From an optimization exercise on the open Yosys and OpenROAD flow, aimed at small area; shortcuts taken in it are not production practice.
Only simulation tests tie the RTL to the original design; equivalence was not proved.

==> design/flow/design.v <==
module uart_core(
     CLK_Uart16x,
	 CE,
	 RST,
	 CMD,      
	 T_nCS,
	 T_Busy,
	 T_Data,
	 T_TXD,
	 R_Error,
	 R_Ready,
	 R_Data,
	 R_RXD
	 );
	 input           CLK_Uart16x ;
	 input           CE ;
	 input           RST ;
	 input    [1:0]  CMD ;     
	 input           T_nCS ;
	 output          T_Busy ;
	 input    [7:0]  T_Data ;
	 output          T_TXD ;
	 reg             T_Busy ;
	 reg             T_TXD ;
	 reg             T_PARITY ;
	 reg      [10:0] T_MoveData ;
	 reg      [3:0]  T_CntBit ;
	 reg             Syn1_T_nCS ;
	 reg             Syn2_T_nCS ;
	 reg      [3:0]  BitNum ;
	 output          R_Error ;
	 output          R_Ready ;
	 output   [7:0]  R_Data ;
	 input           R_RXD ;
	 reg      [7:0]  R_Data ;
	 reg             R_Error ;
	 reg             R_Ready ;
	 reg             R_PARITY ;
	 reg             Syn1_R_RXD ;
	 reg             Syn2_R_RXD ;
	 reg             Syn3_R_RXD ;
	 reg      [10:0] R_MoveData ;
	 reg      [3:0]  R_CntBit ;
	 reg       [4:0] T_State ;
	 reg       [4:0] R_State ;
	 parameter [4:0] Idle       = 5'b0_0000 ,
	                 Start      = 5'b0_0001 ,
						  One        = 5'b0_0011 ,
						  Two        = 5'b0_0010 ,
						  Three      = 5'b0_0110 ,
						  Four       = 5'b0_0100 ,
						  Five       = 5'b0_0101 ,
						  Six        = 5'b0_0111 ,
						  Seven      = 5'b0_1111 ,
						  Eight      = 5'b0_1110 ,
						  Nine       = 5'b0_1100 ,
						  Ten        = 5'b0_1101 ,
						  Eleven     = 5'b0_1001 ,
						  Twelve     = 5'b0_1011 ,
						  Thirteen   = 5'b0_1010 ,
						  Fourteen   = 5'b0_1000 ,
						  Fifteen    = 5'b1_1000 ,
						  Sixteen    = 5'b1_0000 ;
always @( posedge CLK_Uart16x , posedge RST )begin
    if( RST )begin
	     Syn1_T_nCS   <= 1'b1 ;
		  Syn2_T_nCS   <= 1'b1 ;
	 end else if( CE )begin
	     Syn1_T_nCS   <= T_nCS ;
		 Syn2_T_nCS   <= Syn1_T_nCS ;
	 end
end
always @( posedge CLK_Uart16x , posedge RST )begin
    if( RST )begin
	    Syn1_R_RXD   <= 1'b1 ;
		Syn2_R_RXD   <= 1'b1 ;
		Syn3_R_RXD   <= 1'b1 ;
	 end else if( CE )begin
	    Syn1_R_RXD   <= R_RXD ;
		Syn2_R_RXD   <= Syn1_R_RXD ;
		Syn3_R_RXD   <= Syn2_R_RXD ;
	 end
end
always @( posedge CLK_Uart16x , posedge RST )begin
    if( RST )begin
	     BitNum       <=  4'd10 ;
	 end else if( CE )begin
        case( CMD )
		      2'b00 : begin
				    BitNum       <=  4'd10 ;
				end
				2'b01 : begin
				    BitNum       <=  4'd11 ;
				end
				2'b10 : begin
				    BitNum       <=  4'd11 ;
				end
				2'b11 : begin
				    BitNum       <=  4'd10 ;
				end
		   endcase
	 end
end				
always @( posedge CLK_Uart16x , posedge RST )begin
    if( RST )begin
	     T_MoveData   <=  11'd0 ;
		  T_PARITY     <=  1'b0 ;
		  T_CntBit     <=  4'd0 ;
		  T_Busy       <=  1'b0 ;
		  T_TXD        <=  1'b1 ;
		  T_State      <=  Idle ;
	 end else if( CE )begin
	     case( T_State )
	         Idle : begin
				    T_Busy       <=  1'b0 ;
		          T_PARITY     <=  1'b0 ;
					 T_CntBit     <=  4'd0 ;
					 T_TXD        <=  1'b1 ;
				    if( {Syn2_T_nCS,Syn1_T_nCS} == 2'b10 )begin
					     T_MoveData   <=  {1'b1,1'b0,T_Data,1'b0} ;
						  T_State      <=  Start ;
					 end else begin
					     T_MoveData   <=  11'd0 ;
						  T_State      <=  Idle ;
					 end
				end
				Start : begin
				    T_Busy       <=  1'b1 ;
				    T_State      <=  One ;
				    if( BitNum == 4'd10 )begin
						  T_MoveData[9] <=  1'b1 ;
					 end else begin
					     T_MoveData[9] <=  1'b0 ;
					 end
				end
				One : begin
				    T_TXD        <=  T_MoveData[0] ;
					 T_State      <=  Two ;
				end
				Two : begin
				    T_CntBit     <=  T_CntBit + 1'b1 ;
				    T_State      <=  Three ;
				end
				Three : begin
				    T_PARITY     <=  T_PARITY ^ T_TXD ;
				    T_State      <=  Four ;
				end
				Four : begin
				    T_MoveData[9:0]   <=  T_MoveData[10:1] ;
					 T_MoveData[10]    <=  1'b1 ;
				    T_State      <=  Five ;
				end
				Five : begin
				    T_State      <=  Six ;
				end
				Six : begin
				    T_State      <=  Seven ;
				end
				Seven : begin
				    T_State      <=  Eight ;
				end
				Eight : begin
				    T_State      <=  Nine ;
				end
				Nine : begin
				    T_State      <=  Ten ;
				end
				Ten : begin
				    T_State      <=  Eleven ;
				end
				Eleven : begin
				    T_State      <=  Twelve ;
				end
				Twelve : begin
				    T_State      <=  Thirteen ;
				end
				Thirteen : begin
				    T_State      <=  Fourteen ;
				end
				Fourteen : begin
				    T_State      <=  Fifteen ;
					 if( ( T_CntBit == 4'd9 ) && ( CMD == 2'b01 ) )begin  
					     T_MoveData[0] <= ~T_PARITY ;
					 end
				end
				Fifteen : begin
				    T_State      <=  Sixteen ;
					 if( ( T_CntBit == 4'd9 ) && ( CMD == 2'b10 ) )begin
					     T_MoveData[0] <= T_PARITY ;
					 end
				end
				Sixteen : begin
				    if( T_CntBit == BitNum )begin
				        T_State      <=  Idle ;
					 end else begin
					     T_State      <=  One ;
					 end
				end
				default : begin
				    T_State      <=  Idle ;
				end
	    endcase
	 end
end
always @( posedge CLK_Uart16x , posedge RST )begin
    if( RST )begin
	     R_MoveData   <=  11'd0 ;
		  R_PARITY     <=  1'b0 ;
		  R_CntBit     <=  4'd0 ;
		  R_Error      <=  1'b0 ;
		  R_Ready      <=  1'b1 ;
		  R_Data       <=  8'd0 ;
		  R_State      <=  Idle ;
	 end else if( CE )begin
	     case( R_State )
	         Idle : begin
		          R_PARITY     <=  1'b0 ;
					 R_CntBit     <=  4'd0 ;
					 R_MoveData   <=  11'd0 ;
					 R_Ready      <=  1'b1 ;
				    if( {Syn2_R_RXD,Syn1_R_RXD} == 2'b10 )begin
					     R_Error      <=  1'b0 ;
						  R_State      <=  One ;
					 end else begin
						  R_State      <=  Idle ;
					 end
				end
				One : begin
				    R_Ready      <=  1'b0 ;
					 R_State      <=  Two ;
				end
				Two : begin
				    R_State      <=  Three ;
				end
				Three : begin
				    R_State      <=  Four ;
				end
				Four : begin
				    R_State      <=  Five ;
				end
				Five : begin
				    R_State      <=  Six ;
				end
				Six : begin
				    R_State      <=  Seven ;
				end
				Seven : begin
				    if( ( R_CntBit == 4'd9 ) && ( CMD != 2'b00 ) )begin
					     if( R_PARITY == Syn3_R_RXD )begin
						      R_State      <=  Eight ;
						  end else begin
						      R_Error      <=  1'b1 ;
						      R_State      <=  Idle ;
						  end
					 end else begin
				        R_State      <=  Eight ;
					 end
				end
				Eight : begin
				    R_MoveData[10] <=  Syn3_R_RXD ;
					 R_PARITY       <=  R_PARITY ^ Syn3_R_RXD ;
				    R_State        <=  Nine ;
				end
				Nine : begin
				    R_CntBit     <=  R_CntBit + 1'b1 ;
				    R_State      <=  Ten ;
				end
				Ten : begin
				    R_MoveData[9:0]   <=  R_MoveData[10:1] ;
				    R_State      <=  Eleven ;
				end
				Fifteen : begin
				    if( R_CntBit != BitNum )begin
					     R_State  <=  Sixteen ;
					 end else if( Syn3_R_RXD == 1'b1 )begin
					     R_State  <=  Sixteen ;
					 end else begin
					     R_Error      <=  1'b1 ;
					     R_State      <=  Idle ;
					 end
				end
				Twelve : begin
				    R_State      <=  Thirteen ;
				end
				Thirteen : begin
				    R_State      <=  Fourteen ;
				end
				Fourteen : begin
				    R_State      <=  Fifteen ;
				    if( ( R_CntBit == 4'd9 ) && ( CMD == 2'b01 ) )begin
					     R_PARITY <= ~R_PARITY ;
					 end else if( ( R_CntBit == 4'd9 ) && ( CMD == 2'b10 ) )begin
					     R_PARITY <= R_PARITY ;
					 end
				end
				Eleven : begin
				    if( R_CntBit == BitNum )begin
					     if( CMD == 2'b00 )begin
					         R_Data <= R_MoveData[8:1] ;
					     end else begin
					         R_Data <= R_MoveData[7:0] ;
					     end
				        R_State      <=  Idle ;
					 end else begin
					     R_State      <=  Twelve ;
					 end
				end
				Sixteen : begin
				R_State      <=  One ;
				end
				default : begin
				    R_State      <=  Idle ;
				end
		endcase
	 end
end	 
endmodule 
module uart_ctl(
	input              CLK,
	input              RST,
	input              DIFF_PHEN,
	input      [15: 0] DIFF_PHDAT,
	input      [54: 0] LTHMAXD,
	input              CHECK_DOE,
	input      [63: 0] CHECK_DAT1,
	input      [63: 0] CHECK_DAT2,
	input      [63: 0] CHECK_DAT3,
	input      [63: 0] CHECK_DAT4,
	input      [63: 0] CHECK_DAT5,
	input      [63: 0] CHECK_DAT6,
	input      [63: 0] CHECK_DAT7,
	input      [63: 0] CHECK_DAT8,
	input      [63: 0] CHECK_DAT9,
	input      [63: 0] CHECK_DAT10,
	input      [63: 0] CHECK_DAT11,
	input      [63: 0] CHECK_DAT12,
	input      [63: 0] CHECK_DAT13,
	input      [63: 0] CHECK_DAT14,
	input      [63: 0] CHECK_DAT15,
	input      [63: 0] CHECK_DAT16,
	output             ARM_TXD,
	input              ARM_RXD,
	output             SIM_TXD,
	input              SIM_RXD
);
reg          Clk16;
reg  [7 : 0] DivCnt;
reg  [15: 0] TxBuff[70:0];
reg          TxBuffBuy;
reg  [7 : 0] STATU;
reg          TxEn;
reg  [7 : 0] TxDat;
reg  [7 : 0] TxCnt;
reg  [7 : 0] DlyCnt;
wire         TxRusy;
reg  [7 : 0] DlyCnt1;
reg          UartTx;
wire         Tick16;
assign SIM_TXD       = ARM_TXD;
assign Tick16        = (DivCnt == 8'd26) & (!Clk16);
always@(posedge CLK,posedge RST)begin
	if(RST)begin
		DivCnt      <= 8'd0;
		Clk16       <= 1'b0;
	end else if(DivCnt == 8'd26)begin
		DivCnt      <= 8'd0;
		Clk16       <= ~Clk16;
	end else begin
		DivCnt      <= DivCnt + 8'd1;
	end
end
always@(posedge CLK,posedge RST)begin
	if(RST)begin
		UartTx         <= 1'b0;
		DlyCnt1        <= 8'd31;
	end else if(DIFF_PHEN)begin
		UartTx         <= 1'b1;
		DlyCnt1        <= 8'd0;
	end else if(TxBuffBuy)begin
		UartTx         <= 1'b0;
		DlyCnt1        <= DlyCnt1;
	end else begin
		DlyCnt1        <= DlyCnt1 + 8'd1;
	end
end
always@(posedge CLK,posedge RST)begin
	if(RST)begin
		TxBuff[0]    <= 16'h55aa;
		TxBuff[1]    <= 16'h6699;
		TxBuff[2]    <= 16'd0;
		TxBuff[3]    <= 16'd0;
		TxBuff[4]    <= 16'd0;
		TxBuff[5]    <= 16'd0;
		TxBuff[6]    <= 16'd0;
		TxBuff[7]    <= 16'd0;
		TxBuff[8]    <= 16'd0;
		TxBuff[9]    <= 16'd0;
		TxBuff[10]   <= 16'd0;
		TxBuff[11]   <= 16'd0;
		TxBuff[12]   <= 16'd0;
		TxBuff[13]   <= 16'd0;
		TxBuff[14]   <= 16'd0;
		TxBuff[15]   <= 16'd0;
		TxBuff[16]   <= 16'd0;
		TxBuff[17]   <= 16'd0;
		TxBuff[18]   <= 16'd0;
		TxBuff[19]   <= 16'd0;
		TxBuff[20]   <= 16'd0;
		TxBuff[21]   <= 16'd0;
		TxBuff[22]   <= 16'd0;
		TxBuff[23]   <= 16'd0;
		TxBuff[24]   <= 16'd0;
		TxBuff[25]   <= 16'd0;
		TxBuff[26]   <= 16'd0;
		TxBuff[27]   <= 16'd0;
		TxBuff[28]   <= 16'd0;
		TxBuff[29]   <= 16'd0;
		TxBuff[30]   <= 16'd0;
		TxBuff[31]   <= 16'd0;
		TxBuff[32]   <= 16'd0;
		TxBuff[33]   <= 16'd0;
		TxBuff[34]   <= 16'd0;
		TxBuff[35]   <= 16'd0;
		TxBuff[36]   <= 16'd0;
		TxBuff[37]   <= 16'd0;
		TxBuff[38]   <= 16'd0;
		TxBuff[39]   <= 16'd0;
		TxBuff[40]   <= 16'd0;
		TxBuff[41]   <= 16'd0;
		TxBuff[42]   <= 16'd0;
		TxBuff[43]   <= 16'd0;
		TxBuff[44]   <= 16'd0;
		TxBuff[45]   <= 16'd0;
		TxBuff[46]   <= 16'd0;
		TxBuff[47]   <= 16'd0;
		TxBuff[48]   <= 16'd0;
		TxBuff[49]   <= 16'd0;
		TxBuff[50]   <= 16'd0;
		TxBuff[51]   <= 16'd0;
		TxBuff[52]   <= 16'd0;
		TxBuff[53]   <= 16'd0;
		TxBuff[54]   <= 16'd0;
		TxBuff[55]   <= 16'd0;
		TxBuff[56]   <= 16'd0;
		TxBuff[57]   <= 16'd0;
		TxBuff[58]   <= 16'd0;
		TxBuff[59]   <= 16'd0;
		TxBuff[60]   <= 16'd0;
		TxBuff[61]   <= 16'd0;
		TxBuff[62]   <= 16'd0;
		TxBuff[63]   <= 16'd0;
		TxBuff[64]   <= 16'd0;
		TxBuff[65]   <= 16'd0;
		TxBuff[66]   <= 16'd0;
		TxBuff[67]   <= 16'd0;
		TxBuff[68]   <= 16'd0;
		TxBuff[69]   <= 16'd0;
		TxBuff[70]   <= 16'd0;
	end else if(DIFF_PHEN)begin
		TxBuff[2]    <= LTHMAXD[54:48];
		TxBuff[3]    <= LTHMAXD[47:32];
		TxBuff[4]    <= LTHMAXD[31:16];
		TxBuff[5]    <= LTHMAXD[15: 0];
		TxBuff[6]    <= DIFF_PHDAT;
		TxBuff[7]    <= CHECK_DAT1[63:48];
		TxBuff[8]    <= CHECK_DAT1[47:32];
		TxBuff[9]    <= CHECK_DAT1[31:16];
		TxBuff[10]   <= CHECK_DAT1[15:0];
		TxBuff[11]   <= CHECK_DAT2[63:48];
		TxBuff[12]   <= CHECK_DAT2[47:32];
		TxBuff[13]   <= CHECK_DAT2[31:16];
		TxBuff[14]   <= CHECK_DAT2[15:0];
		TxBuff[15]   <= CHECK_DAT3[63:48];
		TxBuff[16]   <= CHECK_DAT3[47:32];
		TxBuff[17]   <= CHECK_DAT3[31:16];
		TxBuff[18]   <= CHECK_DAT3[15:0];
		TxBuff[19]   <= CHECK_DAT4[63:48];
		TxBuff[20]   <= CHECK_DAT4[47:32];
		TxBuff[21]   <= CHECK_DAT4[31:16];
		TxBuff[22]   <= CHECK_DAT4[15:0];
		TxBuff[23]   <= CHECK_DAT5[63:48];
		TxBuff[24]   <= CHECK_DAT5[47:32];
		TxBuff[25]   <= CHECK_DAT5[31:16];
		TxBuff[26]   <= CHECK_DAT5[15:0];
		TxBuff[27]   <= CHECK_DAT6[63:48];
		TxBuff[28]   <= CHECK_DAT6[47:32];
		TxBuff[29]   <= CHECK_DAT6[31:16];
		TxBuff[30]   <= CHECK_DAT6[15:0];
		TxBuff[31]   <= CHECK_DAT7[63:48];
		TxBuff[32]   <= CHECK_DAT7[47:32];
		TxBuff[33]   <= CHECK_DAT7[31:16];
		TxBuff[34]   <= CHECK_DAT7[15:0];
		TxBuff[35]   <= CHECK_DAT8[63:48];
		TxBuff[36]   <= CHECK_DAT8[47:32];
		TxBuff[37]   <= CHECK_DAT8[31:16];
		TxBuff[38]   <= CHECK_DAT8[15:0];
		TxBuff[39]   <= CHECK_DAT9[63:48];
		TxBuff[40]   <= CHECK_DAT9[47:32];
		TxBuff[41]   <= CHECK_DAT9[31:16];
		TxBuff[42]   <= CHECK_DAT9[15:0];
		TxBuff[43]   <= CHECK_DAT10[63:48];
		TxBuff[44]   <= CHECK_DAT10[47:32];
		TxBuff[45]   <= CHECK_DAT10[31:16];
		TxBuff[46]   <= CHECK_DAT10[15:0];
		TxBuff[47]   <= CHECK_DAT11[63:48];
		TxBuff[48]   <= CHECK_DAT11[47:32];
		TxBuff[49]   <= CHECK_DAT11[31:16];
		TxBuff[50]   <= CHECK_DAT11[15:0];
		TxBuff[51]   <= CHECK_DAT12[63:48];
		TxBuff[52]   <= CHECK_DAT12[47:32];
		TxBuff[53]   <= CHECK_DAT12[31:16];
		TxBuff[54]   <= CHECK_DAT12[15:0];
		TxBuff[55]   <= CHECK_DAT13[63:48];
		TxBuff[56]   <= CHECK_DAT13[47:32];
		TxBuff[57]   <= CHECK_DAT13[31:16];
		TxBuff[58]   <= CHECK_DAT13[15:0];
		TxBuff[59]   <= CHECK_DAT14[63:48];
		TxBuff[60]   <= CHECK_DAT14[47:32];
		TxBuff[61]   <= CHECK_DAT14[31:16];
		TxBuff[62]   <= CHECK_DAT14[15:0];
		TxBuff[63]   <= CHECK_DAT15[63:48];
		TxBuff[64]   <= CHECK_DAT15[47:32];
		TxBuff[65]   <= CHECK_DAT15[31:16];
		TxBuff[66]   <= CHECK_DAT15[15:0];
		TxBuff[67]   <= CHECK_DAT16[63:48];
		TxBuff[68]   <= CHECK_DAT16[47:32];
		TxBuff[69]   <= CHECK_DAT16[31:16];
		TxBuff[70]   <= CHECK_DAT16[15:0];
	end
end
always@(posedge CLK,posedge RST)begin
	if(RST)begin
		STATU         <= 8'd0;
		TxEn          <= 1'b0;
		TxDat         <= 8'd0;
		TxCnt         <= 8'd0;
		TxBuffBuy     <= 1'b0;
		DlyCnt        <= 8'd0;
	end else if(Tick16)begin
		case(STATU)
			8'd0   :begin
						if((!TxRusy) & UartTx)begin
							STATU         <= 8'd1;
							TxBuffBuy     <= 1'b1;
						end else begin
							STATU         <= 8'd0;
						end
					end
			8'd1   :begin
						TxBuffBuy     <= 1'b0;
						if(!TxRusy)begin
							STATU         <= 8'd2;
						end else begin
							STATU         <= 8'd1;
						end
						TxDat         <= TxBuff[TxCnt][15:8];
					end
			8'd2   :begin
						TxEn          <= 1'b1;
						STATU         <= 8'd3;
					end
			8'd3   :begin
						TxEn          <= 1'b0;
						if(DlyCnt == 8'd3)begin
							DlyCnt        <= 8'd0;
							STATU         <= 8'd4;
						end else begin
							DlyCnt        <= DlyCnt + 8'd1;
							STATU         <= 8'd3;
						end
					end
			8'd4   :begin
						if(!TxRusy)begin
							STATU         <= 8'd5;
						end else begin
							STATU         <= 8'd4;
						end
						TxDat         <= TxBuff[TxCnt][7:0];
					end
			8'd5   :begin
						TxEn          <= 1'b1;
						STATU         <= 8'd6;
					end
			8'd6   :begin
						TxEn          <= 1'b0;
						if(DlyCnt == 8'd2)begin
							DlyCnt        <= 8'd0;
							STATU         <= 8'd7;
						end else begin
							DlyCnt        <= DlyCnt + 8'd1;
							STATU         <= 8'd6;
						end
					end
			8'd7   :begin
						if(TxCnt == 8'd70)begin
							TxCnt         <= 8'd0;
							STATU         <= 8'd0;
						end else begin
							TxCnt         <= TxCnt + 8'd1;
							STATU         <= 8'd1;
						end
					end
			default:;
		endcase
	end
end
uart_core  uart_core_inst(
     .CLK_Uart16x  ( CLK     ),
	 .CE           ( Tick16  ),
	 .RST          ( RST     ),
	 .CMD          ( 2'b00   ),      
	 .T_nCS        ( !TxEn   ),
	 .T_Busy       ( TxRusy  ),
	 .T_Data       ( TxDat   ),
	 .T_TXD        ( ARM_TXD ),
	 .R_Error      (  ),
	 .R_Ready      (  ),
	 .R_Data       (  ),
	 .R_RXD        ( ARM_RXD )
);
endmodule
==> design/flow/run.sh <==
#!/bin/bash
# synth_recipe.tcl (not shown) runs the flow's synth.tcl, then flattens the netlist and writes it again
# the make line also repeats each setting of config.mk as NAME=value (left out here)
make -C /OpenROAD-flow-scripts/flow DESIGN_CONFIG=/design/flow/config.mk WORK_HOME=/design/flow/orfs CLKGATE_MAP_FILE= SYNTH_SCRIPT=/design/flow/synth_recipe.tcl finish
==> design/flow/config.mk <==
export PLATFORM = sky130hd
export DESIGN_NAME = uart_ctl
export DESIGN_NICKNAME = uart_ctl
export VERILOG_FILES = /design/flow/design.v
export SDC_FILE = /design/flow/constraint.sdc
export NUM_CORES = 4
export LEC_CHECK = 0
export CAP_MARGIN = 20
export CORE_MARGIN = 2
export CORE_UTILIZATION = 40
export SLEW_MARGIN = 20
==> design/flow/constraint.sdc <==
create_clock -name core_clock -period 10.0 [get_ports {CLK}]
set_input_delay 2.0000 -clock core_clock [delete_from_list [all_inputs] [get_ports {CLK}]]
set_output_delay 2.0000 -clock core_clock [all_outputs]
set_load 0.01 [all_outputs]
==> results.yml <==
clocking:
  cts.clk_slew.worst_paths_ps: 60
  cts_buffer_depth: 3
timing:
  finalSetupTns_ps: 0
  max_slew.worst_pin.slew_ps: 1270
  holdWs_ps: 453
  finalSetupViolCount: 0
  rsz0062_at_grt: "false"
worst_setup_path:
  path_delay_family: "simple AND/OR/NAND/NOR gates"
  cp-startpoint: "TxCnt[1]$_DFFE_PP0P_"
  reg2reg_slack_ps: 5130
cells_and_area:
  nets: 6029
  biggestCellCategory: "flip-flops and latches"
  multi_input_area_sq_um: 21400
  n_all_inverters: 13
  nFillCells: 11000
  postLayoutCellArea_sq_um: 69200
  clock_area_frac: 0.0635
detailed_routing:
  dr_wl_met2_mm: 122
  topRoutingLayerUsed: "met5"
placed_design:
  place.gp.congestion: 0.918
outcome:
  status: "no timing/DRC/antenna violations"
synthesis:
  syn-mean-instance-area_sq_um: 13.3
  synth_seq_cells: 1158
  synth_nets: 4982
  synth_top_family_by_area: "multiplexers"
  yosysTopAreaCellShare: 0.563
  synth_fa_ha_area_frac: 0.00268
global_routing:
  grt_max_degree: 167
  grt_pass1_wl_mm: 347
die:
  die_h_um: 362
power_and_ir_drop:
  power_leader: "sequential cells"
### Close-up of the layout

Window x 247 to 297, y 66 to 116 um. Cells in grey, sequential cells in the stronger grey; small squares are vias.
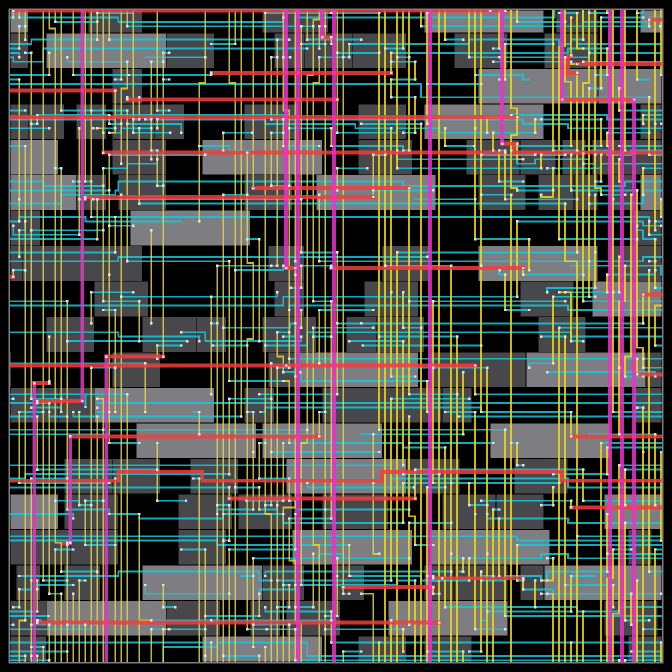
Key: yellow = M2; magenta = M4; cyan = M1; red = M3
Sequential cells in the window: 25. Most frequent: mux2_2 (26), dfrtp_1 (25), clkdlybuf4s50_1 (20). Netlist names of flops here include TxBuff (25). 114 logic cells have their middle in the window.

### Metal 3

Scale: 2 px per um.
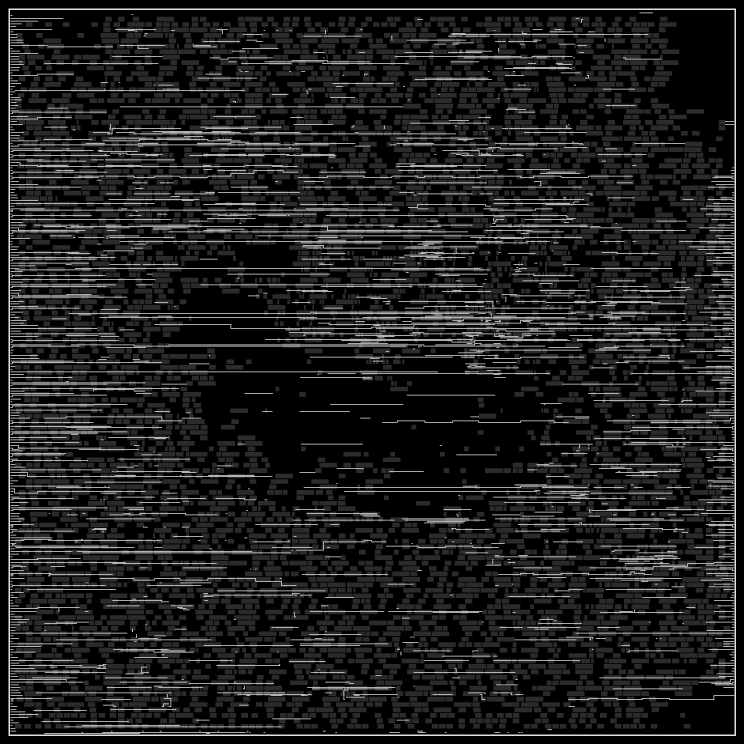
The layer carries 24.6 mm of wire. The wires run mostly horizontal. 979 nets have wire on it.

[port drivers added, routing unchanged]
The flow's constraints put no driver on any port. The routed layout listed below was extracted and timed again, unchanged, in two steps. Step 1: set_driving_cell puts a clkbuf_16 on CLK and a buf_2 on each other input, an assumption about the parent block. Step 2 moves the port delays by t, midway between the first and last clock arrival at a register: inputs arrive t later, outputs are due t later. That takes back most of the time a late clock gives input paths. Three values: ideal, step 1, step 2; two values: the first two.
t, ns: 0.845
setup slack, ns: 5.133 / 5.133 / 5.133
hold WS [ns]: 0.453 / 0.453 / 0.453
clock arrival spread, ns: 0.029 / 0.029
After both steps setup and hold are still met in this run. For this run, drivers alone change the setup slack by 0.000 ns; drivers and shift together by 0.000 ns.
